From an optimization exercise on the open Yosys and OpenROAD flow, aimed at small area; shortcuts taken in it are not production practice. Only simulation tests tie the RTL to the original design; equivalence was not proved. The series may have gaps, and a smaller design here may also do less where the tests do not look. No activity file was given, so power comes from the tool's default toggle rates.

==> flow/design.v <==
`timescale 1 ns / 1 ns 
module find_index #(
    parameter SIZE = 4
) (
    input [SIZE-1:0] in,
    output [$clog2(SIZE):0] first0,
    output [$clog2(SIZE):0] second0
);
wire [$clog2(SIZE):0] temp [0:SIZE];
assign temp[0] = '1;
generate genvar i;
    for(i=0; i<SIZE; i=i+1) begin: gen_block1	
        assign temp[i+1] = in[i] ? temp[i] : i; 
    end
endgenerate
assign first0 = temp[SIZE];
assign second0 = (first0 > SIZE) ? '1 : temp[first0];
endmodule
`timescale 1 ns / 1 ns 
module ALU #(
			parameter SIZE = 16,
			parameter ALUOP_BITS = 3
			)
			(
			input [SIZE-1:0] in1,
			input [SIZE-1:0] in2,
			input [ALUOP_BITS-1:0] ALUOp,
			output [SIZE-1:0] out
			);
	localparam  ADD = 3'b000;
	localparam  SUB = 3'b001;
	localparam  AND = 3'b010;
	localparam  XOR = 3'b011;
	localparam  SRA = 3'b100;
	assign out = (ALUOp == ADD) ? (in1 + in2) : ((ALUOp == SUB) ? ((in1 > in2) ? (in1 - in2) : (in2 - in1)) : ((ALUOp == AND) ? (in1 & in2) : ((ALUOp == XOR) ? (in1 ^ in2) : ((ALUOp == SRA) ? (in1 >>> in2) : (in1)))));
endmodule
`timescale 1 ns / 1 ns 
module FU_ALU #(
			parameter SIZE = 16,
			parameter REG_NUM = 32,
			parameter ALUOP_BITS = 3,
			parameter ROB_ROWS = 16
			)
			(
			input clk,
			input rst,
			input [ALUOP_BITS-1:0] ALUOp,  
			input [$clog2(REG_NUM)-1:0] src_reg1,
			input [$clog2(REG_NUM)-1:0] src_reg2,
			input use_imm,
			input [SIZE-1:0] imm,
			input [$clog2(REG_NUM)-1:0] dest_reg1,
			input issue,
			output [0:0][$clog2(REG_NUM)-1:0] write_reg,  
			output [0:0][SIZE-1:0] write_data,
			output [1:0][$clog2(REG_NUM)-1:0] read_reg,
			input [1:0][SIZE-1:0] read_data,
			output RegWrite,  
			output reg Comp,
			input [$clog2(ROB_ROWS)-1:0] in_robn,  
			output [$clog2(ROB_ROWS)-1:0] out_robn,
			output is_sw
			);
	assign is_sw = 0;
	wire [SIZE-1:0] input2;
	ALU #(.SIZE(SIZE), .ALUOP_BITS(ALUOP_BITS)) ALU_1(.ALUOp(ALUOp), .in1(read_data[0]), .in2(input2), .out(write_data[0]));
	assign input2 = use_imm ? imm : read_data[1];
	assign write_reg[0] = dest_reg1;
	assign read_reg[0] = src_reg1;
	assign read_reg[1] = src_reg2;
	assign RegWrite = issue;
	assign out_robn = in_robn;
	always @ (posedge clk) begin
		if(rst) begin
			Comp <= 0;
		end
		else if(issue) begin
			Comp <= 1;
		end
		else begin
			Comp <= 0;
		end
	end
endmodule
`timescale 1 ns / 1 ns 
module FU_MEM #(
			parameter SIZE = 16,
			parameter REG_NUM = 32,
			parameter ALUOP_BITS = 3,
			parameter MEM_ROWS = 32,
			parameter ROB_ROWS = 16
			)
			(
			input clk,
			input rst,
			input [ALUOP_BITS-1:0] ALUOp,  
			input [$clog2(REG_NUM)-1:0] src_reg1,
			input [$clog2(REG_NUM)-1:0] src_reg2,
			input use_imm,
			input [SIZE-1:0] imm,
			input [$clog2(REG_NUM)-1:0] dest_reg1,
			input issue,
			output [0:0][$clog2(REG_NUM)-1:0] write_reg,  
			output [0:0][SIZE-1:0] write_data_reg,
			output [1:0][$clog2(REG_NUM)-1:0] read_reg,
			input [1:0][SIZE-1:0] read_data_reg,
			output reg RegWrite,
			output reg [0:0] EnWrite,  
			output [0:0][$clog2(MEM_ROWS)-1:0] write_addr,
			output [0:0][SIZE-1:0] write_data_mem,
			output [0:0][$clog2(MEM_ROWS)-1:0] read_addr,
			input [0:0][SIZE-1:0] read_data_mem,
			output reg Comp,
			input [$clog2(ROB_ROWS)-1:0] in_robn,  
			output [$clog2(ROB_ROWS)-1:0] out_robn,
			output reg is_sw
			);
	localparam  LW = 3'b101;
	localparam  SW = 3'b110;
	reg issue_d;
	wire [SIZE-1:0] mem_addr;
	assign out_robn = in_robn;
	assign mem_addr = read_data_reg[0] + imm;
	assign write_addr[0] = mem_addr[$clog2(MEM_ROWS)-1:0];
	assign read_addr[0] = mem_addr[$clog2(MEM_ROWS)-1:0];
	assign write_data_mem[0] = read_data_reg[1];
	assign write_data_reg[0] = read_data_mem[0];
	assign read_reg[0] = src_reg1;
	assign read_reg[1] = src_reg2;
	assign write_reg = dest_reg1;
	always @ (posedge clk) begin
		if(rst) begin
			is_sw <= 0;
			RegWrite <= 0;
			EnWrite <= 0;
			issue_d <= 0;
			Comp <= 0;
		end
		else begin
		issue_d <= issue;
		case (ALUOp)
			LW: begin
				is_sw <= 0;
				if(issue) begin
					RegWrite <= 1;
				end
				else begin
					RegWrite <= 0;
				end
				if(issue_d) begin
					EnWrite <= 0;
					Comp <= 1;
				end
				else begin
					EnWrite <= 0;
					Comp <= 0;
				end
			end
			SW: begin
				is_sw <= 1;
				if(issue) begin
					RegWrite <= 0;
					EnWrite <= 1;
					Comp <= 1;
				end
				else begin
					RegWrite <= 0;
					EnWrite <= 0;
					Comp <= 0;
				end
			end
			default: begin
				is_sw <= 1;
				if(issue) begin
					EnWrite <= 0;
					Comp <= 1;
				end
				else begin
					EnWrite <= 0;
					Comp <= 0;
				end
			end
		endcase
		end
	end
endmodule
`timescale 1 ns / 1 ns 
module Memory #(
			parameter IO_SIZE = 16,
			parameter INNER_SIZE = 8,
			parameter ROWS = 32,
			parameter READ_PORTS = 1,
			parameter WRITE_PORTS = 1
			)
			(
			input clk,
			input rst,
			input [WRITE_PORTS-1:0] EnWrite,
			input [WRITE_PORTS-1:0][$clog2(ROWS)-1:0] write_addr,
			input [WRITE_PORTS-1:0][IO_SIZE-1:0] write_data,
			input [READ_PORTS-1:0][$clog2(ROWS)-1:0] read_addr,
			output reg [READ_PORTS-1:0][IO_SIZE-1:0] read_data
			);
	reg [ROWS-1:0][IO_SIZE-1:0] mem;
	always @ (posedge clk) begin
		if(rst)
			mem <= '0;
		else if(EnWrite[0])
			mem[write_addr[0]] <= write_data[0];
	end
	genvar i;
	generate
		for (i = 0; i < READ_PORTS; i = i + 1) begin : gen_block2	
				always @ (posedge clk) begin
					if(!rst && EnWrite[0] && write_addr[0] == read_addr[i])
						read_data[i] <= write_data[0];
					else
						read_data[i] <= mem[read_addr[i]];
				end
		end
	endgenerate
endmodule
`timescale 1 ns / 1 ns 
module registers_wp3 #(
			parameter SIZE = 16,
			parameter REG_NUM = 32,
			parameter READ_PORTS = 2,
			parameter WRITE_PORTS = 3
			)
			(
			input clk,
			input rst,
			input [WRITE_PORTS-1:0] RegWrite,
			input [WRITE_PORTS-1:0][$clog2(REG_NUM)-1:0] write_reg,
			input [WRITE_PORTS-1:0][SIZE-1:0] write_data,
			input [READ_PORTS-1:0][$clog2(REG_NUM)-1:0] read_reg,
			output [READ_PORTS-1:0][SIZE-1:0] read_data
			);
	reg [REG_NUM-1:0][SIZE-1:0] regs;
	always @ (posedge clk) begin
		if(rst) begin
			regs <= '0;
		end
		else begin
			if(RegWrite[0]) regs[write_reg[0]] <= write_data[0];
			if(RegWrite[1]) regs[write_reg[1]] <= write_data[1];
			if(RegWrite[2]) regs[write_reg[2]] <= write_data[2];
		end
	end
	genvar i;
	generate
		for (i = 0; i < READ_PORTS; i = i + 1) begin : gen_block2	
			assign read_data[i] = regs[read_reg[i]];
		end
	endgenerate
endmodule
`timescale 1 ns / 1 ns 
module reg_station #(
			parameter SIZE = 16,
			parameter REG_NUM = 32,
			parameter ALUOP_BITS = 3,
			parameter INPUT_ROWS = 2,
			parameter STORED_ROWS = 16,
			parameter ROB_ROWS = 16,
			MEM_ROWS = 32,
			ALU_NUM = 3
			)
			(
			input clk,
			input rst,
			input [INPUT_ROWS-1:0][ALUOP_BITS-1:0] new_ALUOp,  
			input [INPUT_ROWS-1:0][$clog2(REG_NUM)-1:0] new_src_reg1,
			input [INPUT_ROWS-1:0][$clog2(REG_NUM)-1:0] new_src_reg2,
			input [INPUT_ROWS-1:0] new_use_imm,
			input [INPUT_ROWS-1:0][SIZE-1:0] new_imm,
			input [INPUT_ROWS-1:0][$clog2(REG_NUM)-1:0] new_dest_reg1,
			input [INPUT_ROWS-1:0] new_valid,
			input [INPUT_ROWS-1:0][$clog2(ROB_ROWS)-1:0] new_robn,  
			output [2:0] Comp,
			output [ALU_NUM-1:0][$clog2(REG_NUM)-1:0] write_reg,  
			output [ALU_NUM-1:0][SIZE-1:0] write_data,
			output [2*ALU_NUM-1:0][$clog2(REG_NUM)-1:0] read_reg,
			input [2*ALU_NUM-1:0][SIZE-1:0] read_data,
			output [ALU_NUM-1:0] RegWrite,
			output [ALU_NUM-1:0][$clog2(ROB_ROWS)-1:0] out_robn,  
			output [ALU_NUM-1:0] is_sw,
			output [0:0] EnWrite,  
			output [0:0][$clog2(MEM_ROWS)-1:0] write_addr,
			output [0:0][SIZE-1:0] write_data_mem,
			output [0:0][$clog2(MEM_ROWS)-1:0] read_addr,
			input [0:0][SIZE-1:0] read_data_mem
			);
			localparam  ADD = 3'b000;
			localparam  SUB = 3'b001;
			localparam  AND = 3'b010;
			localparam  XOR = 3'b011;
			localparam  SRA = 3'b100;
			localparam  LW = 3'b101;
			localparam  SW = 3'b110;
			 reg [ALU_NUM-1:0] fu_ready;
			 reg [ALU_NUM-1:0][ALUOP_BITS-1:0] ALUOp;  
			 reg [ALU_NUM-1:0][$clog2(REG_NUM)-1:0] src_reg1;
			 reg [ALU_NUM-1:0][$clog2(REG_NUM)-1:0] src_reg2;
			 reg [ALU_NUM-1:0] use_imm;
			 reg [ALU_NUM-1:0][SIZE-1:0] imm;
			 reg [ALU_NUM-1:0][$clog2(REG_NUM)-1:0] dest_reg1;
			 reg [ALU_NUM-1:0] issue;
			 reg [ALU_NUM-1:0][$clog2(ROB_ROWS)-1:0] fu_robn;
			 reg [STORED_ROWS-1:0] table_use;
			 reg [STORED_ROWS-1:0][ALUOP_BITS-1:0] table_OP;
			 reg [STORED_ROWS-1:0][$clog2(REG_NUM)-1:0] table_dest_reg1;
			 reg [STORED_ROWS-1:0][$clog2(REG_NUM)-1:0] table_src_reg1;
			 reg [STORED_ROWS-1:0][$clog2(REG_NUM)-1:0] table_src_reg2;
			 reg [STORED_ROWS-1:0] table_use_imm;
			 reg [STORED_ROWS-1:0][SIZE-1:0] table_imm;
			 reg [STORED_ROWS-1:0][1:0] table_fu;
			 reg [STORED_ROWS-1:0][$clog2(ROB_ROWS)-1:0] table_robn;
			 wire [ALU_NUM-1:0][STORED_ROWS-1:0] issue_cond_inv;  
			 reg [REG_NUM-1:0] regs_ready;
			 reg last_assigned_fu_alu;  
generate genvar i;
    for(i=0; i<STORED_ROWS; i=i+1) begin: gen_block1	
		  assign issue_cond_inv[0][i] = ~(table_use[i] && ((regs_ready[table_src_reg1[i]] && regs_ready[table_src_reg2[i]]) || (table_src_reg1[i] == table_dest_reg1[i])) && table_fu[i] == 0); 
		  assign issue_cond_inv[1][i] = ~(table_use[i] && ((regs_ready[table_src_reg1[i]] && regs_ready[table_src_reg2[i]]) || (table_src_reg1[i] == table_dest_reg1[i])) && table_fu[i] == 1); 
		  assign issue_cond_inv[2][i] = ~(table_use[i] && ((regs_ready[table_src_reg1[i]] && regs_ready[table_src_reg2[i]]) || (table_src_reg1[i] == table_dest_reg1[i])) && table_fu[i] == 2); 
	 end
endgenerate	 	
  FU_ALU FU_0(.clk(clk), .rst(rst), .ALUOp(ALUOp[0]), .src_reg1(src_reg1[0]), .src_reg2(src_reg2[0]), 
  .use_imm(use_imm[0]), .imm(imm[0]), .dest_reg1(dest_reg1[0]), .issue(issue[0]), 
  .write_reg(write_reg[0]), .write_data(write_data[0]), .read_reg(read_reg[1:0]), 
  .read_data(read_data[1:0]), .RegWrite(RegWrite[0]), .Comp(Comp[0]), .in_robn(fu_robn[0]), .out_robn(out_robn[0]), .is_sw(is_sw[0]));
   FU_ALU FU_1(.clk(clk), .rst(rst), .ALUOp(ALUOp[1]), .src_reg1(src_reg1[1]), .src_reg2(src_reg2[1]), 
  .use_imm(use_imm[1]), .imm(imm[1]), .dest_reg1(dest_reg1[1]), .issue(issue[1]), 
  .write_reg(write_reg[1]), .write_data(write_data[1]), .read_reg(read_reg[3:2]), 
  .read_data(read_data[3:2]), .RegWrite(RegWrite[1]), .Comp(Comp[1]), .in_robn(fu_robn[1]), .out_robn(out_robn[1]), .is_sw(is_sw[1]));
  FU_MEM FU_2(.clk(clk), .rst(rst), .ALUOp(ALUOp[2]), .src_reg1(src_reg1[2]), .src_reg2(src_reg2[2]),
  .use_imm(use_imm[2]), .imm(imm[2]), .dest_reg1(dest_reg1[2]), .issue(issue[2]), 
  .write_reg(write_reg[2]), .write_data_reg(write_data[2]), .read_reg(read_reg[5:4]),
  .read_data_reg(read_data[5:4]), .RegWrite(RegWrite[2]), .Comp(Comp[2]), .in_robn(fu_robn[2]), .out_robn(out_robn[2]), .is_sw(is_sw[2]),
  .write_addr(write_addr), .write_data_mem(write_data_mem), 
  .read_addr(read_addr), .read_data_mem(read_data_mem), .EnWrite(EnWrite));
  wire [1:0][$clog2(STORED_ROWS):0] free_spots;
  find_index #(.SIZE(STORED_ROWS)) find_index0(.in(table_use), .first0(free_spots[0]), .second0(free_spots[1]));
  wire [ALU_NUM-1:0][$clog2(STORED_ROWS):0] fu_ready_slot;
  reg [$clog2(REG_NUM)-1:0] delay_reg;
  reg delay_mark;
  generate genvar j;
    for(j=0; j<ALU_NUM; j=j+1) begin: gen_block2
			find_index #(.SIZE(STORED_ROWS)) find_index1(.in(issue_cond_inv[j]), .first0(fu_ready_slot[j]), .second0());
		end
	endgenerate
		always @ (posedge clk) begin
		if(rst) begin
			table_use <= 0;
			fu_ready <= 3'b111;
			table_fu <= 0;
			regs_ready <= '1;
			ALUOp <= 0;
			src_reg1 <= 0;
			src_reg2 <= 0;
			use_imm <= 0;
			imm <= 0;
			dest_reg1 <= 0;
			issue <= 0;
			last_assigned_fu_alu = 1;
			delay_reg = 0;
			delay_mark <= 0;
		end
		else begin
		for(integer g=0; g<2; g=g+1) begin
			if(new_valid[g] == 1'b1 && free_spots[g] != 31) begin 
				 table_use[free_spots[g]] <= 1;
				 table_OP[free_spots[g]] <= new_ALUOp[g];
				 table_dest_reg1[free_spots[g]] <= new_dest_reg1[g];
				 table_src_reg1[free_spots[g]] <= new_src_reg1[g];
				 table_src_reg2[free_spots[g]] <= new_src_reg2[g];
				 table_use_imm[free_spots[g]] <= new_use_imm[g];
				 table_imm[free_spots[g]] <= new_imm[g];
				 table_robn[free_spots[g]] <= new_robn[g];
				 regs_ready[new_dest_reg1[g]] <= 0;
				 regs_ready[0] <= 1;
				 if(new_ALUOp[g] == ADD || new_ALUOp[g] == SUB || new_ALUOp[g] == AND || new_ALUOp[g] == XOR || new_ALUOp[g] == SRA) begin
					if(last_assigned_fu_alu) table_fu[free_spots[g]] <= 1;
					else table_fu[free_spots[g]] <= 0;
					last_assigned_fu_alu = ~last_assigned_fu_alu;
				 end
				 else table_fu[free_spots[g]] <= 2;
			 end
		end
		if(delay_mark) begin
		  regs_ready[delay_reg] <= 1;
			delay_mark <= 0;
		end
		for(integer c=0; c<ALU_NUM; c=c+1) begin
				  if(fu_ready_slot[c] != 31 && fu_ready[c]) begin  
						table_use[fu_ready_slot[c]] <= 0;
						ALUOp[c] <= table_OP[fu_ready_slot[c]]; 
						src_reg1[c] <= table_src_reg1[fu_ready_slot[c]];
						src_reg2[c] <= table_src_reg2[fu_ready_slot[c]];
						use_imm[c] <= table_use_imm[fu_ready_slot[c]];
						imm[c] <= table_imm[fu_ready_slot[c]];
						dest_reg1[c] <= table_dest_reg1[fu_ready_slot[c]];
						fu_robn[c] <=  table_robn[fu_ready_slot[c]];
						regs_ready[table_dest_reg1[fu_ready_slot[c]]] <= 1;
				      if((table_OP[fu_ready_slot[c]] == LW) || (table_OP[fu_ready_slot[c]] == SW))begin
							fu_ready[c] <= 0;
							delay_reg = table_dest_reg1[fu_ready_slot[c]];
							delay_mark <= 1;
						end
						else begin
							regs_ready[table_dest_reg1[fu_ready_slot[c]]] <= 1;
						end
						issue[c] <= 1;
				  end
				  else begin
						issue[c] <= 0;
						fu_ready[c] <= 1;
				  end
	   end
		end
		end
endmodule
`timescale 1 ns / 1 ns 
module rob_module #(
			parameter SIZE = 16,
			parameter REG_NUM = 32,
			parameter READ_PORTS = 6,
			parameter WRITE_PORTS = 3,
			parameter ROB_ROWS = 16,
			parameter MEM_ROWS = 32,
			parameter PC_WIDTH = 10,
			parameter ROWS_TO_ADD = 2,
			ALU_NUM = 3,
			parameter ROWS_TO_RETIRE = 2
			)
			(
			input clk,
			input rst,
			input [WRITE_PORTS-1:0] RegWrite,  
			input [WRITE_PORTS-1:0][$clog2(REG_NUM)-1:0] write_reg,
			input [WRITE_PORTS-1:0][SIZE-1:0] write_data,
			input [READ_PORTS-1:0][$clog2(REG_NUM)-1:0] read_reg,
			output [READ_PORTS-1:0][SIZE-1:0] read_data,
			input [ALU_NUM-1:0][$clog2(ROB_ROWS)-1:0] station_robn,
			input [ALU_NUM-1:0] station_is_sw,
			input [ROWS_TO_ADD-1:0] add_valid,  
			output [ROWS_TO_ADD-1:0][$clog2(ROB_ROWS)-1:0] added_robn,
			input [0:0] EnWrite,  
			input [0:0][$clog2(MEM_ROWS)-1:0] write_addr,
			input [0:0][SIZE-1:0] write_data_mem,
			input [0:0][$clog2(MEM_ROWS)-1:0] read_addr,
			output [0:0][SIZE-1:0] read_data_mem
			);
			reg [ROB_ROWS-1:0] rob_valid;
			reg [ROB_ROWS-1:0] rob_complete;
			wire [ROB_ROWS-1:0] rob_retire_ready;
			reg [ROB_ROWS-1:0] rob_complete_d;
	wire [ROWS_TO_ADD-1:0][$clog2(ROB_ROWS):0] added_robn_full;
	find_index #(.SIZE(ROB_ROWS)) find_index0(.in(rob_valid), .first0(added_robn_full[0]), .second0(added_robn_full[1]));
	assign added_robn[0] = added_robn_full[0][$clog2(ROB_ROWS)-1:0];
	assign added_robn[1] = added_robn_full[1][$clog2(ROB_ROWS)-1:0];
	generate genvar ii;
	for(ii=0; ii<ROB_ROWS; ii=ii+1) begin: gen_block6
			assign rob_retire_ready[ii] = rob_valid[ii] && rob_complete[ii];
	end
	endgenerate
  wire [ROWS_TO_RETIRE-1:0][$clog2(ROB_ROWS):0] rob_retire_row;
  find_index #(.SIZE(ROB_ROWS)) find_index2(.in(rob_retire_ready), .first0(rob_retire_row[0]), .second0(rob_retire_row[1]));
  always @ (posedge clk) begin
		if(rst) begin
			rob_valid <= 0;
			rob_complete <= 0;
		end
		else begin
		rob_complete <= rob_complete_d;
		if(rob_retire_row[0] != 31) begin
			rob_valid[rob_retire_row[0]] <= 0;
			rob_complete[rob_retire_row[0]] <= 0;
		end
		for(integer g=0; g<2; g=g+1) begin
			if(add_valid[g] == 1'b1) begin 
				rob_valid[added_robn[g]] <= 1;
			end
		end
		end
  end
  always @ (posedge clk) begin
		if(rst) begin
			rob_complete_d <= 0;
		end
		else begin
		for(integer c=0; c<ALU_NUM; c=c+1) begin
			if(RegWrite[c]) begin
				rob_complete_d[station_robn[c]] <= 1;
			end
		end
		end
  end
  registers_wp3 #(.READ_PORTS(6)) regs_rob(.clk(clk), .rst(rst),
  .RegWrite(RegWrite), 
  .write_reg(write_reg), 
  .write_data(write_data), 
  .read_reg(read_reg), 
  .read_data(read_data));
  Memory mem(.EnWrite(EnWrite), .clk(clk), .rst(rst), .write_addr(write_addr), .write_data(write_data_mem),
  .read_addr(read_addr), .read_data(read_data_mem));
endmodule
`timescale 1 ns / 1 ns
module ooo_backend (
	input clk,
	input rst,
	input [1:0] new_valid,
	input [5:0] new_ALUOp,
	input [9:0] new_src_reg1,
	input [9:0] new_src_reg2,
	input [1:0] new_use_imm,
	input [31:0] new_imm,
	input [9:0] new_dest_reg1,
	output [7:0] new_robn,
	output [2:0] Comp,
	output [2:0] RegWrite,
	output [14:0] write_reg,
	output [47:0] write_data,
	output [11:0] out_robn,
	output [2:0] is_sw,
	output EnWrite,
	output [4:0] write_addr,
	output [15:0] write_data_mem
);
	wire [5:0][4:0] read_reg;
	wire [5:0][15:0] read_data;
	wire [0:0][4:0] read_addr;
	wire [0:0][15:0] read_data_mem;
	wire [1:0][3:0] robn;
	assign new_robn = robn;
	reg_station station1(.clk(clk), .rst(rst),
		.new_ALUOp(new_ALUOp),
		.new_src_reg1(new_src_reg1),
		.new_src_reg2(new_src_reg2),
		.new_use_imm(new_use_imm),
		.new_imm(new_imm),
		.new_dest_reg1(new_dest_reg1),
		.new_valid(new_valid),
		.new_robn(robn),
		.Comp(Comp),
		.RegWrite(RegWrite),
		.write_reg(write_reg),
		.write_data(write_data),
		.read_reg(read_reg),
		.read_data(read_data),
		.out_robn(out_robn),
		.is_sw(is_sw),
		.EnWrite(EnWrite),
		.write_addr(write_addr),
		.write_data_mem(write_data_mem),
		.read_addr(read_addr),
		.read_data_mem(read_data_mem)
	);
	rob_module rob1(.clk(clk), .rst(rst),
		.RegWrite(RegWrite),
		.write_reg(write_reg),
		.write_data(write_data),
		.read_reg(read_reg),
		.read_data(read_data),
		.station_robn(out_robn),
		.station_is_sw(is_sw),
		.add_valid(new_valid),
		.added_robn(robn),
		.EnWrite(EnWrite),
		.write_addr(write_addr),
		.write_data_mem(write_data_mem),
		.read_addr(read_addr),
		.read_data_mem(read_data_mem)
	);
endmodule
==> flow/run.sh <==
#!/bin/bash
# synth_recipe.tcl (not shown) runs the flow's synth.tcl, then flattens the netlist and writes it again
# the make line also repeats each setting of config.mk as NAME=value (left out here)
make -C /OpenROAD-flow-scripts/flow DESIGN_CONFIG=/design/flow/config.mk WORK_HOME=/design/flow/orfs CLKGATE_MAP_FILE= SYNTH_SCRIPT=/design/flow/synth_recipe.tcl finish
==> flow/config.mk <==
export PLATFORM = sky130hd
export DESIGN_NAME = ooo_backend
export DESIGN_NICKNAME = ooo_backend
export VERILOG_FILES = /design/flow/design.v
export SDC_FILE = /design/flow/constraint.sdc
export NUM_CORES = 4
export LEC_CHECK = 0
export CAP_MARGIN = 20
export CORE_MARGIN = 2
export CORE_UTILIZATION = 30
export PLACE_DENSITY = 0.5
export SLEW_MARGIN = 20
==> flow/constraint.sdc <==
create_clock -name core_clock -period 15.0 [get_ports {clk}]
set_input_delay 3.0000 -clock core_clock [delete_from_list [all_inputs] [get_ports {clk}]]
set_output_delay 3.0000 -clock core_clock [all_outputs]
set_load 0.01 [all_outputs]
run_1/met4.png
Supply wires on this layer in gray.
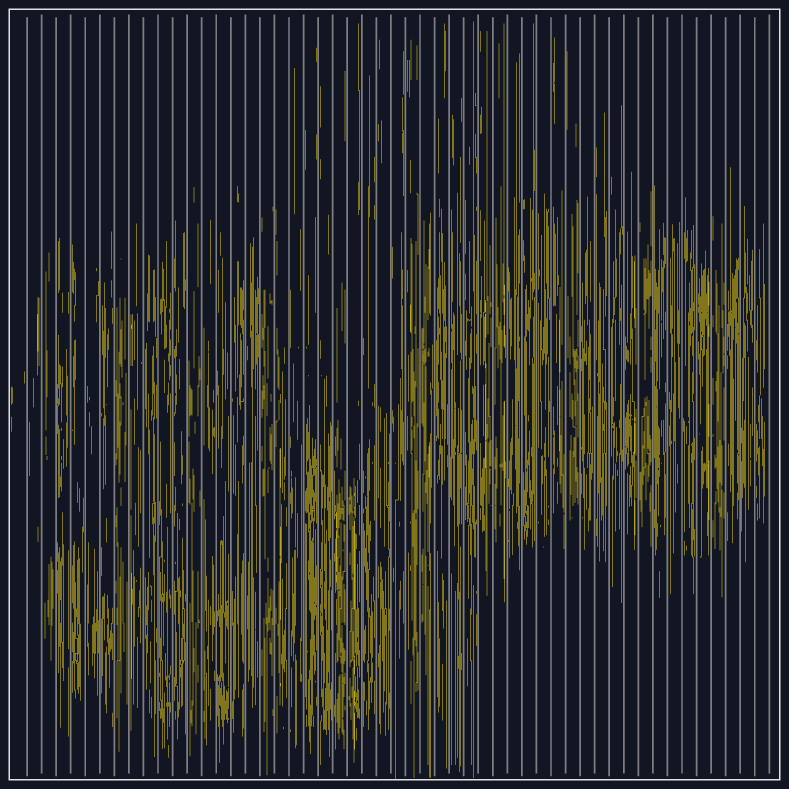
The wires run mostly vertical. The longest straight run is 430 um. The layer holds 8.7% of the routed length. The layer carries 80.4 mm of wire.

run_1/final_clocks.png
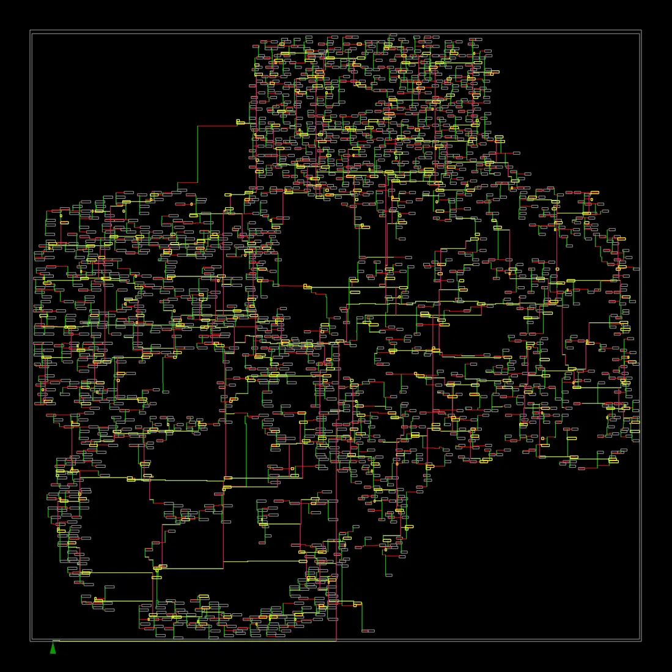
latest clock arrival within the worst-skew pair: 1.05 ns
CTS Sinks: 1917
clock buffers: 341

==> flow_metrics.env, run 1 <==
export IMPL_status="complete, no violations"
export IMPL_async_flop_share_pct=0
export IMPL_synth_edf_count=636
export IMPL_synth_common_cells="nand2_1, nor2_1, clkbuf_1, dfxtp_1, mux4_2"
export IMPL_slew_violations=0
export IMPL_ir_drop_mv=0.251
export IMPL_crit_path_cell_trace="buf_4 > mux4_2 > mux4_2 > mux2i_1 > nor2_1 > a21oi_1 > buf_4 > ha_1 > o21ai_0 > a21boi_0 > o21a_1 > o21a_1 > o21ai_0 > a21oi_1 > o21a_1 > o21ai_1 > mux2_2 > a221oi_1 > o21ai_0 > a41oi_2 > buf_4 > nand2_1 > clkdlybuf4s50_1"
export IMPL_wl_per_cell_um=39.6
export IMPL_crit_family="compound AO/OA/AOI/OAI gates"
export IMPL_cts_root_buf="clkbuf_16"
export IMPL_crit_type="reg -> out"
export IMPL_vias=161928
export IMPL_cts_setup_buffers=0
export IMPL_worst_pin_slew_ns=1.37
export IMPL_h_tree_depth=4
export IMPL_cts_buffers=244
export IMPL_crit_path_start_kind="flip-flop"
export IMPL_worst_hold_slack_ns=0.461
export IMPL_grt_pass1_vias=146801
export IMPL_cp_required_ns=12.00
export IMPL_syn_inst=17304
export IMPL_routabilityCongestion=1.03
export IMPL_grt_pass1_wl_mm=1250
export IMPL_dp_cells=22850
export IMPL_ys_ff_latch=1917
export IMPL_core_area_mm2=0.506
export IMPL_syn_area_per_cell_um2=8.81
export IMPL_cts_hold_buf=0
export IMPL_grtUsageTotal_pct=34.4
export IMPL_worstPathArrival_ns=11.21
export IMPL_worst_path_stages=23
export IMPL_antenna_found_initial=101
export IMPL_io_pins=188
export IMPL_tritoncts="done"
export IMPL_cts_buffer_depth=4
export IMPL_viasPerCell=6.93
export IMPL_drv_cap=0
export IMPL_dieArea_mm2=0.514
export IMPL_reg2reg_slack_ns=3.90
export IMPL_fin_crit_ns=14.21
run_1/density.png
The die is cut into 36 by 36 equal tiles; black is low, pale yellow is high, 0 to 100% covered.
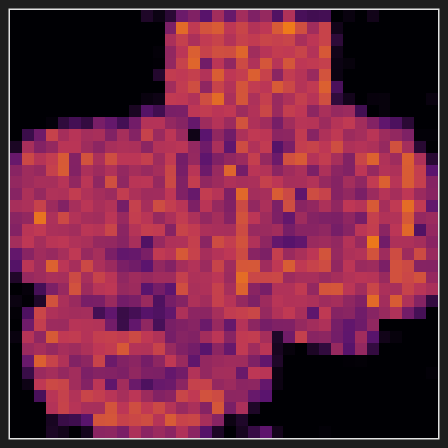
The emptiest ninth of the die: upper left. 25% of the tiles are nearly empty. The fullest tile reaches 70%. The mean over all tiles is 31%.

[run 1: cells by family after synthesis]
logic type	count (synthesis)	synth area share, %
simple gates	6023	17.2
compound gates	4840	22.1
other cells	1	0.00246
fa+ha+maj	187	1.57
xor+xnor	149	0.866
buf+inv	2239	5.80
flops	1917	29.3
mux	1948	23.1
[run 1: tightest hold or removal path, stage by stage (launching register included)]
cell,delay [ns]
dfxtp_1,0.33
nand2_1,0.05
o21ai_0,0.05
[run 1: area by class of cell]
| type | count | area (um2) |
|---|---|---|
| Inverter | 298 | 1160 |
| Sequential cell | 1917 | 44800 |
| Multi-Input combinational cell | 13149 | 100000 |
| Timing Repair Buffer | 786 | 6550 |
| Clock buffer | 341 | 7170 |
| Clock inverter | 109 | 1490 |
| Tap cell | 6706 | 8390 |
| Fill cell | 51817 | 336000 |
| Antenna cell | 64 | 160 |
[run 1: layout by cell type, fill, tap and decap left out, types with 95 or more instances in the layout]
| master | n |
|---|---|
| ha_1 | 179 |
| mux2_2 | 149 |
| o22ai_1 | 592 |
| dfxtp_1 | 1240 |
| mux4_2 | 1243 |
| nor2_1 | 1795 |
| a311oi_1 | 162 |
| xnor2_1 | 99 |
| and3_1 | 265 |
| o21ai_0 | 653 |
| inv_1 | 279 |
| nand2_1 | 2415 |
| a211oi_1 | 381 |
| a31oi_1 | 226 |
| nand3_1 | 515 |
| a32oi_1 | 375 |
| nand2b_1 | 95 |
| edfxtp_1 | 636 |
| buf_4 | 585 |
| nor3_1 | 264 |
| o211ai_1 | 272 |
| a21oi_1 | 701 |
| a22oi_1 | 700 |
| mux2i_1 | 530 |
| clkbuf_16 | 256 |
| clkdlybuf4s50_1 | 184 |
| nor2b_1 | 102 |
[run 1: where the power goes]
part           leakage (nW)  switching (mW)  total [mW]  internal (mW)
sequential             16.6            1.05        7.04           5.99
clock                  4.23            2.77        6.61           3.84
combinational          35.9            11.2        15.6           4.38
total                  56.7            15.0        29.2           14.2
[run 1: worst max-delay path by stage]
stage                                       end  slack [ns]            startpoint
after CTS                         write_data[9]        1.22  station1.src_reg2[0]
after global routing              write_data[9]        0.83  station1.src_reg2[0]
after global placement            write_data[9]        2.32  station1.src_reg2[0]
after floorplan           rob1.rob_complete[11]        2.75                   rst
final                             write_data[9]        0.79  station1.src_reg2[0]
after detailed placement          write_data[9]        2.31  station1.src_reg2[0]
[run 1: through the flow]
| stage | setup WS (ns) | instance area [um2] | total power, mW |
|---|---|---|---|
| detailed placement | 2.31 | 161000 | 21.8 |
| floorplan | 2.75 | 153000 | 15.1 |
| global route | 0.834 | 170000 | 29.7 |
| global placement | 2.32 | 161000 | 21.9 |
| CTS | 1.22 | 170000 | 28.4 |
| finish | 0.789 | 170000 | 29.2 |
[run 1: routing by layer]
layer / global-route usage [%] / up-vias / routed length (um)
li1: - / 64453 / -
met1: 42.2 / 80148 / 334000
met3: 14.9 / 3415 / 141000
met2: 47.7 / 13856 / 369000
met4: 24.3 / 56 / 80400
met5: 1.38 / - / 960
--- run 2 (changed files replaced; the others as in run 1) ---
==> flow/design.v <==
`timescale 1 ns / 1 ns
module ooo_backend (
	input clk,
	input rst,
	input [1:0] new_valid,
	input [5:0] new_ALUOp,
	input [9:0] new_src_reg1,
	input [9:0] new_src_reg2,
	input [1:0] new_use_imm,
	input [31:0] new_imm,
	input [9:0] new_dest_reg1,
	output [7:0] new_robn,
	output [2:0] Comp,
	output [2:0] RegWrite,
	output [14:0] write_reg,
	output [47:0] write_data,
	output [11:0] out_robn,
	output [2:0] is_sw,
	output EnWrite,
	output [4:0] write_addr,
	output [15:0] write_data_mem
);
	localparam W = 41;
	genvar i, r, b;
	function automatic [33:0] top2zero(input [15:0] v);
		reg [15:0] o0, o1;
		reg a1, a2;
		integer k;
		begin
			a1 = 0; a2 = 0; o0 = 0; o1 = 0;
			for (k = 15; k >= 0; k = k - 1) begin
				o0[k] = ~v[k] & ~a1;
				o1[k] = ~v[k] & a1 & ~a2;
				a2 = a2 | (a1 & ~v[k]);
				a1 = a1 | ~v[k];
			end
			top2zero = {a2, a1, o1, o0};
		end
	endfunction
	function automatic [3:0] enc16(input [15:0] oh);
		integer k;
		begin
			enc16 = 0;
			for (k = 0; k < 16; k = k + 1)
				if (oh[k]) enc16 = enc16 | k[3:0];
		end
	endfunction
	function automatic [15:0] top1(input [15:0] v);
		reg a;
		integer k;
		begin
			a = 0;
			for (k = 15; k >= 0; k = k - 1) begin
				top1[k] = v[k] & ~a;
				a = a | v[k];
			end
		end
	endfunction
	function automatic [31:0] dec32(input [4:0] a);
		dec32 = 32'd1 << a;
	endfunction
	reg [15:0] rob_valid, rob_complete, rob_complete_d;
	wire [1:0][3:0] robn;
	wire [33:0] rob_free = top2zero(rob_valid);
	assign robn[0] = rob_free[32] ? enc16(rob_free[15:0]) : 4'hf;
	assign robn[1] = rob_free[33] ? enc16(rob_free[31:16]) : 4'hf;
	assign new_robn = robn;
	wire [33:0] rob_ret = top2zero(rob_valid & rob_complete);
	wire [15:0] ret_oh = rob_ret[15:0];
	wire [15:0] add_oh0 = {rob_free[15] | ~rob_free[32], rob_free[14:0]} & {16{new_valid[0]}};
	wire [15:0] add_oh1 = {rob_free[31] | ~rob_free[33], rob_free[30:16]} & {16{new_valid[1]}};
	reg [15:0] use_r;
	reg [15:0][W-1:0] rows;
	reg [31:1] rr;            
	wire [31:1] rr_eff;
	reg last_alu;
	function automatic [2:0] f_op(input [W-1:0] x);   f_op = x[2:0];     endfunction
	function automatic f_alu(input [W-1:0] x);        f_alu = x[3];      endfunction
	function automatic [4:0] f_dest(input [W-1:0] x); f_dest = x[8:4];   endfunction
	function automatic [4:0] f_s1(input [W-1:0] x);   f_s1 = x[13:9];    endfunction
	function automatic [4:0] f_s2(input [W-1:0] x);   f_s2 = x[18:14];   endfunction
	function automatic f_ui(input [W-1:0] x);         f_ui = x[19];      endfunction
	function automatic [15:0] f_imm(input [W-1:0] x); f_imm = x[35:20];  endfunction
	function automatic [3:0] f_robn(input [W-1:0] x); f_robn = x[39:36]; endfunction
	wire [33:0] rs_free = top2zero(use_r);
	wire [15:0] w0 = rs_free[15:0] & {16{new_valid[0]}};
	wire [15:0] w1 = rs_free[31:16] & {16{new_valid[1]}};
	wire disp0 = new_valid[0] & rs_free[32];
	wire disp1 = new_valid[1] & rs_free[33];
	wire isalu0 = ~new_ALUOp[2] | (new_ALUOp[1:0] == 2'b00);
	wire isalu1 = ~new_ALUOp[5] | (new_ALUOp[4:3] == 2'b00);
	wire alu_s0 = last_alu;
	wire alu_s1 = last_alu ^ (disp0 & isalu0);
	wire last_alu_n = alu_s1 ^ (disp1 & isalu1);
	wire [W-1:0] in0 = {new_src_reg1[4:0] == new_dest_reg1[4:0], robn[0], new_imm[15:0], new_use_imm[0], new_src_reg2[4:0], new_src_reg1[4:0], new_dest_reg1[4:0], alu_s0, new_ALUOp[2:0]};
	wire [W-1:0] in1 = {new_src_reg1[9:5] == new_dest_reg1[9:5], robn[1], new_imm[31:16], new_use_imm[1], new_src_reg2[9:5], new_src_reg1[9:5], new_dest_reg1[9:5], alu_s1, new_ALUOp[5:3]};
	wire [15:0] rs_hold = ~(w0 | w1);
	wire [15:0][W-1:0] rows_d;
	generate
		for (i = 0; i < 16; i = i + 1) begin : g_rows
			for (b = 0; b < W; b = b + 1) begin : g_b
				rs_cell u (.a(in0[b]), .wa(w0[i]), .b(in1[b]), .wb(w1[i]), .q(rows[i][b]), .h(rs_hold[i]), .y(rows_d[i][b]));
			end
		end
	endgenerate
	wire [15:0] rdy, ismem;
	wire [15:0] c0, c1, c2;
	generate
		for (i = 0; i < 16; i = i + 1) begin : g_rdy
			wire l1, l2;
			lut32n u1 (.v({rr_eff, ~rst}), .a(f_s1(rows[i])), .y(l1));
			lut32n u2 (.v({rr_eff, ~rst}), .a(f_s2(rows[i])), .y(l2));
			assign rdy[i] = ~(l1 | l2) | rows[i][40];
			wire [2:0] op = f_op(rows[i]);
			assign ismem[i] = op[2] & (op[1] | op[0]);
			assign c0[i] = use_r[i] & rdy[i] & ~ismem[i] & ~f_alu(rows[i]);
			assign c1[i] = use_r[i] & rdy[i] & ~ismem[i] & f_alu(rows[i]);
			assign c2[i] = use_r[i] & rdy[i] & ismem[i];
		end
	endgenerate
	reg [15:0] p0, p1;         
	reg is0, is1;
	reg cmp0, cmp1;
	reg is2, is2_d;
	reg m_lw, m_sw;
	reg [4:0] m_s1, m_s2, m_imm, m_dest;
	reg [3:0] m_robn;
	reg rw2, en_w, cmp2;
	reg [4:0] m_addr;
	wire fu_ready2 = ~(is2 & (m_lw | m_sw));
	wire [15:0] sel0 = top1(c0);
	wire [15:0] sel1 = top1(c1);
	wire [15:0] sel2 = top1(c2) & {16{fu_ready2}};
	wire iss0 = |c0;
	wire iss1 = |c1;
	wire iss2 = (|c2) & fu_ready2;
	wire [W-1:0] pr0, pr1, sr2;
	generate
		for (b = 0; b < W; b = b + 1) begin : g_rd
			wire [15:0] col;
			for (i = 0; i < 16; i = i + 1) begin : g_c
				assign col[i] = rows[i][b];
			end
			if (b != 3 && b != 40) begin : g_p
				sel16 u0 (.d(col), .s(p0), .y(pr0[b]));
				sel16 u1 (.d(col), .s(p1), .y(pr1[b]));
			end else begin : g_np
				assign pr0[b] = 1'b0;
				assign pr1[b] = 1'b0;
			end
			if (b <= 2 || (b >= 4 && b <= 18) || (b >= 20 && b <= 24) || (b >= 36 && b <= 39)) begin : g_m
				sel16 u2 (.d(col), .s(sel2), .y(sr2[b]));
			end else begin : g_nm
				assign sr2[b] = 1'b0;
			end
		end
	endgenerate
	reg [31:0][15:0] regs;
	reg [31:0][15:0] mem;
	wire [31:0] ra0 = dec32(f_s1(pr0)), rb0 = dec32(f_s2(pr0)) & {32{~f_ui(pr0)}};
	wire [31:0] ra1 = dec32(f_s1(pr1)), rb1 = dec32(f_s2(pr1)) & {32{~f_ui(pr1)}};
	wire [31:0] rm1 = dec32(m_s1), rm2 = dec32(m_s2);
	wire [31:0] rmem = dec32(m_addr);
	wire [15:0] a0_in1, a0_r2, a1_in1, a1_r2, sdata, memrd;
	wire [4:0] m_base;
	generate
		for (b = 0; b < 16; b = b + 1) begin : g_rp
			wire [31:0] col, mcol;
			for (r = 0; r < 32; r = r + 1) begin : g_c
				assign col[r] = regs[r][b];
				assign mcol[r] = mem[r][b];
			end
			sel32 u0 (.d(col), .s(ra0), .y(a0_in1[b]));
			sel33 u1 (.d({pr0[20+b], col}), .s({pr0[19], rb0}), .y(a0_r2[b]));
			sel32 u2 (.d(col), .s(ra1), .y(a1_in1[b]));
			sel33 u3 (.d({pr1[20+b], col}), .s({pr1[19], rb1}), .y(a1_r2[b]));
			sel32 u5 (.d(col), .s(rm2), .y(sdata[b]));
			sel32 u6 (.d(mcol), .s(rmem), .y(memrd[b]));
			if (b < 5) begin : g_a
				sel32 u4 (.d(col), .s(rm1), .y(m_base[b]));
			end
		end
	endgenerate
	wire [15:0] a0_in2 = a0_r2;
	wire [15:0] a1_in2 = a1_r2;
	wire [15:0] res0, res1;
	alu16 alu_0 (.op(f_op(pr0)), .a(a0_in1), .b(a0_in2), .y(res0));
	alu16 alu_1 (.op(f_op(pr1)), .a(a1_in1), .b(a1_in2), .y(res1));
	wire [4:0] maddr = m_base + m_imm;
	wire [31:0] mdec = dec32(m_dest);
	wire [31:0] wdec0 = dec32(f_dest(pr0)) & {32{is0}};
	wire [31:0] wdec1 = dec32(f_dest(pr1)) & {32{is1}};
	wire [31:0] wdec2 = mdec & {32{rw2}};
	wire [15:0] wd0 = res0 & {16{~rst}};
	wire [31:0] rs2 = wdec2 & {32{~rst}};
	wire [31:0] rs1 = wdec1 & ~wdec2 & {32{~rst}};
	wire [31:0] rs0 = (wdec0 & ~wdec1 & ~wdec2) | {32{rst}};
	wire [31:0] rh = ~(rs0 | rs1 | rs2);
	wire [31:0][15:0] regs_d;
	wire [31:0] ms = (dec32(maddr) & {32{en_w}}) | {32{rst}};
	wire [31:0] mh = ~ms;
	wire [15:0] mwd = sdata & {16{~rst}};
	wire [31:0][15:0] mem_d;
	generate
		for (r = 0; r < 32; r = r + 1) begin : g_rw
			for (b = 0; b < 16; b = b + 1) begin : g_b
				rf_cell u (.d0(wd0[b]), .s0(rs0[r]), .d1(res1[b]), .s1(rs1[r]), .d2(memrd[b]), .s2(rs2[r]),
					.q(regs[r][b]), .h(rh[r]), .y(regs_d[r][b]));
				mem_cell m (.d(mwd[b]), .s(ms[r]), .q(mem[r][b]), .h(mh[r]), .y(mem_d[r][b]));
			end
		end
	endgenerate
	assign Comp = {cmp2, cmp1, cmp0};
	assign RegWrite = {rw2, is1, is0};
	assign write_reg = {m_dest, f_dest(pr1), f_dest(pr0)};
	assign write_data = {memrd, res1, res0};
	assign out_robn = {m_robn, f_robn(pr1), f_robn(pr0)};
	assign is_sw = 3'b000;
	assign EnWrite = en_w;
	assign write_addr = maddr;
	assign write_data_mem = sdata;
	assign rr_eff = rr | wdec0[31:1] | wdec1[31:1] | (mdec[31:1] & {31{is2}});
	wire [31:0] rr_set = mdec & {32{~fu_ready2}};
	wire [31:0] rr_clr = (dec32(new_dest_reg1[4:0]) & {32{disp0}}) | (dec32(new_dest_reg1[9:5]) & {32{disp1}});
	integer k;
	always @(posedge clk) begin
		rows <= rows_d;
		regs <= regs_d;
		mem <= mem_d;
		if (rst) begin
			use_r <= 0;
			rr <= '1;
			last_alu <= 1'b1;
			p0 <= 0; p1 <= 0;
			is0 <= 0; is1 <= 0; is2 <= 0; is2_d <= 0;
			cmp0 <= 0; cmp1 <= 0; cmp2 <= 0;
			rw2 <= 0; en_w <= 0;
			rob_valid <= 0; rob_complete <= 0; rob_complete_d <= 0;
		end else begin
			use_r <= (use_r | w0 | w1) & ~sel0 & ~sel1 & ~sel2;
			last_alu <= last_alu_n;
			rr <= rr_set[31:1] | (rr_eff & ~rr_clr[31:1]);
			p0 <= sel0; p1 <= sel1;
			is0 <= iss0; is1 <= iss1;
			cmp0 <= is0; cmp1 <= is1;
			is2 <= iss2; is2_d <= is2;
			rw2 <= is2 & m_lw;
			en_w <= is2 & m_sw;
			cmp2 <= m_lw ? is2_d : is2;
			rob_valid <= (rob_valid & ~ret_oh) | add_oh0 | add_oh1;
			rob_complete <= rob_complete_d & ~ret_oh;
			rob_complete_d <= rob_complete_d | (dec32({1'b0, f_robn(pr0)}) & {16{is0}}) |
			                  (dec32({1'b0, f_robn(pr1)}) & {16{is1}}) | (dec32({1'b0, m_robn}) & {16{rw2}});
		end
		if (iss2) begin
			m_lw <= (f_op(sr2) == 3'd5);
			m_sw <= (f_op(sr2) == 3'd6);
			m_s1 <= f_s1(sr2);
			m_s2 <= f_s2(sr2);
			m_imm <= sr2[24:20];
			m_dest <= f_dest(sr2);
			m_robn <= f_robn(sr2);
		end
		m_addr <= maddr;
	end
endmodule
module aoi222 (input a, input b, input c, input d, input e, input f, output y);
	assign y = ~((a & b) | (c & d) | (e & f));
endmodule
module rs_cell (input a, input wa, input b, input wb, input q, input h, output y);
	wire n;
	aoi222 u (.a(a), .b(wa), .c(b), .d(wb), .e(q), .f(h), .y(n));
	assign y = ~n;
endmodule
module rf_cell (input d0, input s0, input d1, input s1, input d2, input s2, input q, input h, output y);
	wire n, m;
	aoi222 u (.a(d0), .b(s0), .c(d1), .d(s1), .e(d2), .f(s2), .y(n));
	nand2c u1 (.a(q), .b(h), .y(m));
	nand2c u2 (.a(n), .b(m), .y(y));
endmodule
module nand2c (input a, input b, output y);
	assign y = ~(a & b);
endmodule
module nand3c (input a, input b, input c, output y);
	assign y = ~(a & b & c);
endmodule
module nand4c (input a, input b, input c, input d, output y);
	assign y = ~(a & b & c & d);
endmodule
module or3c (input a, input b, input c, output y);
	assign y = a | b | c;
endmodule
module mem_cell (input d, input s, input q, input h, output y);
	assign y = (d & s) | (q & h);
endmodule
module lut32n (input [31:0] v, input [4:0] a, output y);
	wire [7:0] m;
	wire [1:0] h;
	genvar j;
	generate
		for (j = 0; j < 8; j = j + 1) begin : g
			mux4c u (.d(v[4*j+3:4*j]), .s(a[1:0]), .y(m[j]));
		end
	endgenerate
	mux4c u8 (.d(m[3:0]), .s(a[3:2]), .y(h[0]));
	mux4c u9 (.d(m[7:4]), .s(a[3:2]), .y(h[1]));
	mux2ic u10 (.a(h[0]), .b(h[1]), .s(a[4]), .y(y));
endmodule
module mux4c (input [3:0] d, input [1:0] s, output y);
	assign y = d[s];
endmodule
module mux2ic (input a, input b, input s, output y);
	assign y = ~(s ? b : a);
endmodule
module sel16 (input [15:0] d, input [15:0] s, output y);
	wire [5:0] n;
	genvar j;
	generate
		for (j = 0; j < 5; j = j + 1) begin : g
			aoi222 u (.a(d[3*j]), .b(s[3*j]), .c(d[3*j+1]), .d(s[3*j+1]), .e(d[3*j+2]), .f(s[3*j+2]), .y(n[j]));
		end
	endgenerate
	assign n[5] = ~(d[15] & s[15]);
	assign y = ~&n;
endmodule
module sel32 (input [31:0] d, input [31:0] s, output y);
	wire [10:0] n;
	wire m;
	wire [2:0] t;
	genvar j;
	generate
		for (j = 0; j < 10; j = j + 1) begin : g
			aoi222 u (.a(d[3*j]), .b(s[3*j]), .c(d[3*j+1]), .d(s[3*j+1]), .e(d[3*j+2]), .f(s[3*j+2]), .y(n[j]));
		end
	endgenerate
	nand2c u10 (.a(d[30]), .b(s[30]), .y(n[10]));
	nand2c u11 (.a(d[31]), .b(s[31]), .y(m));
	nand4c t0 (.a(n[0]), .b(n[1]), .c(n[2]), .d(n[3]), .y(t[0]));
	nand4c t1 (.a(n[4]), .b(n[5]), .c(n[6]), .d(n[7]), .y(t[1]));
	nand4c t2 (.a(n[8]), .b(n[9]), .c(n[10]), .d(m), .y(t[2]));
	or3c o (.a(t[0]), .b(t[1]), .c(t[2]), .y(y));
endmodule
module sel33 (input [32:0] d, input [32:0] s, output y);
	wire [10:0] n;
	wire [2:0] t;
	genvar j;
	generate
		for (j = 0; j < 11; j = j + 1) begin : g
			aoi222 u (.a(d[3*j]), .b(s[3*j]), .c(d[3*j+1]), .d(s[3*j+1]), .e(d[3*j+2]), .f(s[3*j+2]), .y(n[j]));
		end
	endgenerate
	nand4c t0 (.a(n[0]), .b(n[1]), .c(n[2]), .d(n[3]), .y(t[0]));
	nand4c t1 (.a(n[4]), .b(n[5]), .c(n[6]), .d(n[7]), .y(t[1]));
	nand3c t2 (.a(n[8]), .b(n[9]), .c(n[10]), .y(t[2]));
	or3c o (.a(t[0]), .b(t[1]), .c(t[2]), .y(y));
endmodule
module alu16 (input [2:0] op, input [15:0] a, input [15:0] b, output [15:0] y);
	wire sub = ~op[2] & ~op[1] & op[0];
	wire [15:0] bx = b ^ {16{sub}};
	wire [15:0] p = a ^ bx;
	wire [15:0] g = a & bx;
	wire [16:0] c;        
	wire [16:0] nc;       
	wire [15:0] k;
	assign c[0] = 1'b0;
	assign k[0] = 1'b1;
	genvar j;
	generate
		for (j = 0; j < 16; j = j + 1) begin : g_c
			if (j % 2 == 0) begin : g_e
				if (j == 0) begin : g_0
					assign nc[1] = ~g[0];
				end else begin : g_n
					aoi21c u (.a(p[j]), .b(c[j]), .c(g[j]), .y(nc[j+1]));
				end
				assign c[j+1] = ~nc[j+1];
			end else begin : g_o
				oai21c u (.a(~p[j]), .b(nc[j]), .c(~g[j]), .y(c[j+1]));
			end
		end
	endgenerate
	wire [15:0] s;
	generate
		for (j = 0; j < 16; j = j + 1) begin : g_s
			if (j % 2 == 0) begin : g_e
				assign s[j] = p[j] ^ c[j];
			end else begin : g_o
				assign s[j] = ~(p[j] ^ nc[j]);
			end
		end
	endgenerate
	generate
		for (j = 1; j < 16; j = j + 1) begin : g_k
			assign k[j] = k[j-1] & s[j-1];
		end
	endgenerate
	wire [15:0] ar = s ^ ({16{sub}} & ({16{~c[16]}} | k));
	wire [15:0] sh = (|b[15:4]) ? 16'd0 : (a >> b[3:0]);
	assign y = op[2] ? sh : (op[1] ? (op[0] ? p : g) : ar);
endmodule
module aoi21c (input a, input b, input c, output y);
	assign y = ~((a & b) | c);
endmodule
module oai21c (input a, input b, input c, output y);
	assign y = ~((a | b) & c);
endmodule
==> flow/config.mk <==
export PLATFORM = sky130hd
export DESIGN_NAME = ooo_backend
export DESIGN_NICKNAME = ooo_backend
export VERILOG_FILES = /design/flow/design.v
export SDC_FILE = /design/flow/constraint.sdc
export NUM_CORES = 4
export LEC_CHECK = 0
export CAP_MARGIN = 20
export CORE_MARGIN = 2
export CORE_UTILIZATION = 30
export CTS_BUF_LIST = sky130_fd_sc_hd__clkbuf_16
export CTS_CLUSTER_DIAMETER = 100
export CTS_CLUSTER_SIZE = 20
export PLACE_DENSITY = 0.45
export SLEW_MARGIN = 20
export SYNTH_HIERARCHICAL = 1
run_2/pins.png
The bar under the picture is 200 um long. Pins as bars across the die edge, other pins in gray.
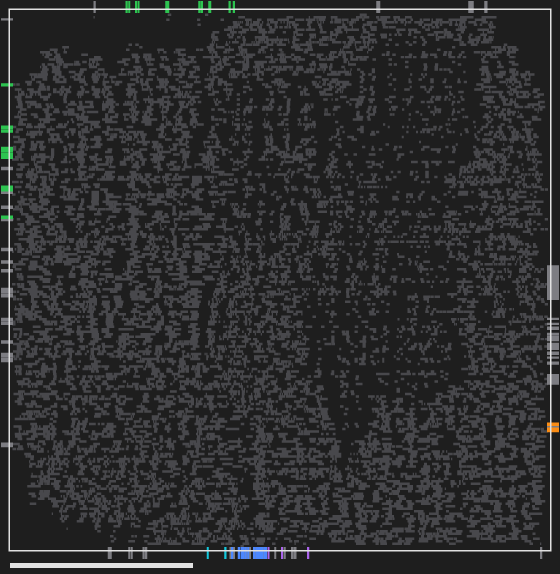
Key: `Comp` = purple [pins 3, direction output, edge bottom]; `new_valid` = cyan [pins 2, direction input, edge bottom]; `new_imm` = green [pins 32, direction input, edge 20 left, 12 top]; `write_addr` = orange [pins 5, direction output, edge right]; `write_reg` = blue [pins 15, direction output, edge bottom]
All pins by edge: 61 right, 56 left, 49 bottom, 22 top.

run_2/final_clocks.png
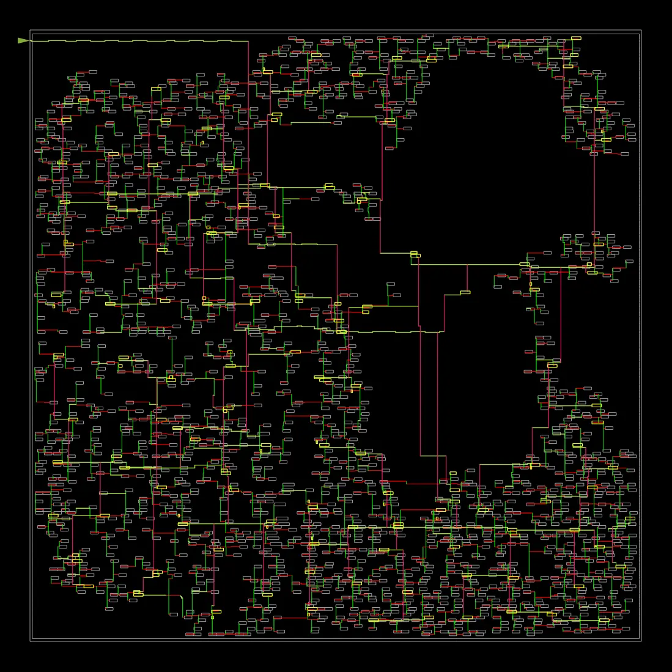
CTS buffer count: 119
clock buffers: 121
FFs & Latches: 1848

==> run 2 against run 1 <==
Against the previous run: global-route usage up 7.4 points; sequential cell count fell by 69; synthesized cell count decreased by 39%; critical path depth increased by 10; clock power is 46% lower; fmax fell by 3.9%; critical path type unchanged; still clean; power is 25% lower; largest power group unchanged; cell area decreased by 30%; synthesized area decreased by 33%; core utilization rose by 1.4 points; sequential share of layout area increased by 4.9 points.
==> flow_metrics.env, run 2 <==
export IMPL_synth_seq_area_share_pct=36.3
export IMPL_crit_top_cell="o21ai_1"
export IMPL_viasPerCell=7.83
export IMPL_grt_pass1_vias=111816
export IMPL_cts_buffer_depth=4
export IMPL_clk_latency_ns=0.99
export IMPL_crit_type="reg -> out"
export IMPL_dieArea_mm2=0.346
export IMPL_fill_cells=34492
export IMPL_io_pins=188
export IMPL_synth_area_mm2=0.103
export IMPL_status="complete, no violations"
export IMPL_grt_pass1_wl_mm=1020
export IMPL_worst_setup_path_end_kind="output port"
export IMPL_area_growth_pct=16.1
export IMPL_rr_worst_depth=35
export IMPL_clock_sinks=1848
export IMPL_syn_area_per_cell_um2=9.74
export IMPL_max_slew_margin_pct=10.9
export IMPL_synth_area_leaders="dfxtp_1, a222oi_1, mux4_2, nand2_1, a22o_1"
export IMPL_core_area_mm2=0.340
export IMPL_drv_cap=0
export IMPL_place_hpwl_mm=531
export IMPL_fin_util_pct=35.0
export IMPL_cp_required_ns=12.00
export IMPL_max_freq_mhz=67.6
export IMPL_final_cell_mix="a222oi_1, dfxtp_1, nand2_1"
export IMPL_slowest_stage="nand3b_1"
export IMPL_h_tree_depth=3
export IMPL_vias=124678
export IMPL_fin_setup_tns_ns=0
export IMPL_final_common_cell="a222oi_1"
export IMPL_post_layout_nonfiller_instances=15913
export IMPL_worstPathArrival_ns=11.78
export IMPL_tritoncts="done"
export IMPL_skew_ns=0.0682
export IMPL_crit_path_start_kind="flip-flop"
export IMPL_worst_pin_slew_ns=1.34
export IMPL_num_rows=214
export IMPL_port_buffers=184
export IMPL_async_flop_share_pct=0
export IMPL_slew_violations=0
export IMPL_power_mw=21.8
export IMPL_cts_setup_buffers=0
export IMPL_die_x_um=589
export IMPL_finalSetupViolCount=0
export IMPL_ir_drop_mv=0.264
export IMPL_worst_hold_slack_ns=0.465
export IMPL_grtUsageTotal_pct=41.8
export IMPL_ys_ff_latch=1848
export IMPL_start_util_pct=30.1
export IMPL_synth_edf_count=26
export IMPL_dp_cells=15682
export IMPL_syn_inst=10529
export IMPL_fin_crit_ns=14.78
export IMPL_antenna_found_initial=76
export IMPL_cts_root_buf="clkbuf_16"
export IMPL_ant_nets=0
export IMPL_routabilityCongestion=1.13
export IMPL_drtIter0Drc=38341
export IMPL_hold_path_class="reg -> reg"
export IMPL_first_pass_iters=28
export IMPL_synth_cell_types=96
export IMPL_cts_hold_buf=0
export IMPL_synth_common_cells="a222oi_1, dfxtp_1, nand2_1, inv_1, a22o_1"
run_2/final_routing.png
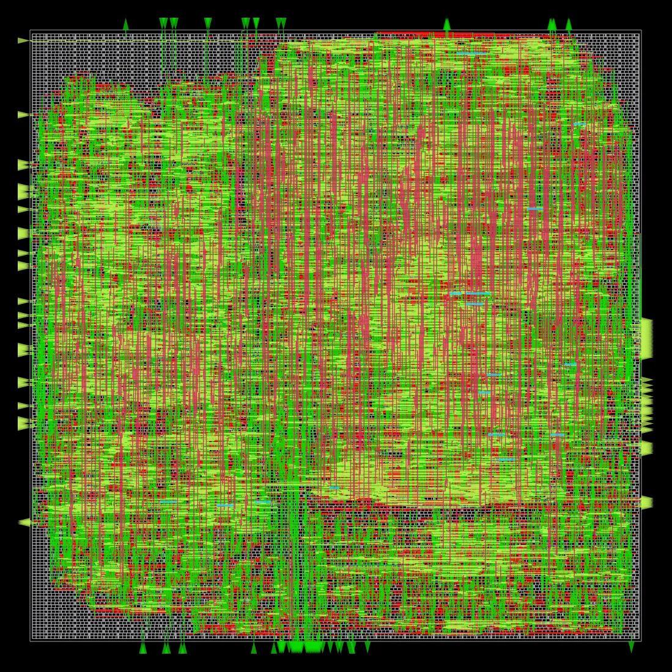
Total Wirelength: 768 mm
DR WL/cell: 48.2 um

run 2: stage by stage:
step | cell area, um2 | setup slack [ns]
after global routing | 119000 | 0.107
final | 119000 | 0.216
after floorplan | 103000 | 2.58
after global placement | 115000 | 1.69
after detailed placement | 115000 | 1.79
after CTS | 119000 | 0.779
run 2: worst paths after layout:
check / startpoint / endpoint / slack [ns]
worst max-delay path: p1[9] / write_data[20] / 0.22
worst max register to register: p0[9] / regs[441] / 3.60
worst min register to register: rob_complete[11] / rob_valid[11] / 0.47
worst min-delay path: rob_complete[11] / rob_valid[11] / 0.47
run 2: metal layers:
metal,wire [um],track usage (%),vias to the layer above,part of all wire [%]
met2,315000,60.9,11768,41
li1,-,-,48115,-
met1,277000,51.5,62254,36
met4,66800,28.7,32,8.7
met3,109000,14.6,2509,14
met5,209,0.465,-,0.027
run 2: modules after synthesis (local to each module, per instance), a selection:
module    copies in the design  area (um2)  flops+latches  cells inside
mem_cell                   512        8.76              0             1
sel16                      105        16.3              0             3
aoi21c                      14        8.76              0             1
or3c                       101        6.26              0             1
nand2c                    1162        3.75              0             1
mux4c                      320        22.5              0             1
nand3c                      32        5.00              0             1
oai21c                      16        5.00              0             1
alu16                        2        2260              0           305
run 2: layout make-up:
class / count / area, um2 / area share [%]
inverters: 753 / 2830 / 2.38
multi-input cells: 7756 / 63200 / 53.0
repair buffers: 798 / 6470 / 5.44
flip-flops and latches: 1848 / 37300 / 31.3
clock inverters: 46 / 460 / 0.387
diodes: 55 / 138 / 0.116
clock buffers: 121 / 3030 / 2.54
well taps: 4536 / 5680 / 4.77
run 2: worst max-delay path: cells and delay by family, from the launching register on:
family,cells,cell delay (ns)
AO/OA/AOI/OAI,20,5.05
adder cells (fa/ha/maj),1,0.44
buffers and inverters,6,1.66
flip-flops,1,0.52
AND/OR/NAND/NOR,6,3.07
run 2: report_power, final:
| part | leakage (nW) | switching (mW) | internal (mW) |
|---|---|---|---|
| registers | 15.2 | 1.75 | 6.06 |
| clock network | 1.76 | 2.03 | 1.52 |
| logic | 27.5 | 7.66 | 2.82 |
run 2: logic make-up after synthesis:
kind of cell,after synthesis,share of synthesized area [%]
mux,448,8.51
simple gates,3252,15.0
compound gates,3859,34.9
fa+ha+maj,43,0.517
xor+xnor,110,0.940
flops,1848,36.3
other cells,1,0.00366
buf+inv,968,3.77

## re-timing with driven ports
In the flow no input, the clock included, has a driving cell. The finished layouts below were timed again as built, in two steps.
Step 1 sets driving cells, clkbuf_16 on the clock port and buf_2 on the other inputs (assumed; they add their load-dependent delay and slew).
Step 2, shift: input delay + t, output delay - t, t = (earliest + latest rising clock arrival at the registers) / 2. This alone moves slack from input paths to output paths.
Three values: no drivers, after step 1, after step 2; two values: the first two.
| run | t (ns) | setup WS [ns] | hold WS [ns] |
|---|---|---|---|
| run 1 | 1.122 | 0.789 / 0.662 / 1.783 | 0.461 / 0.461 / 0.461 |
| run 2 | 1.074 | 0.216 / 0.102 / 1.176 | 0.465 / 0.465 / 0.465 |
After both steps setup and hold are still met in every run listed.
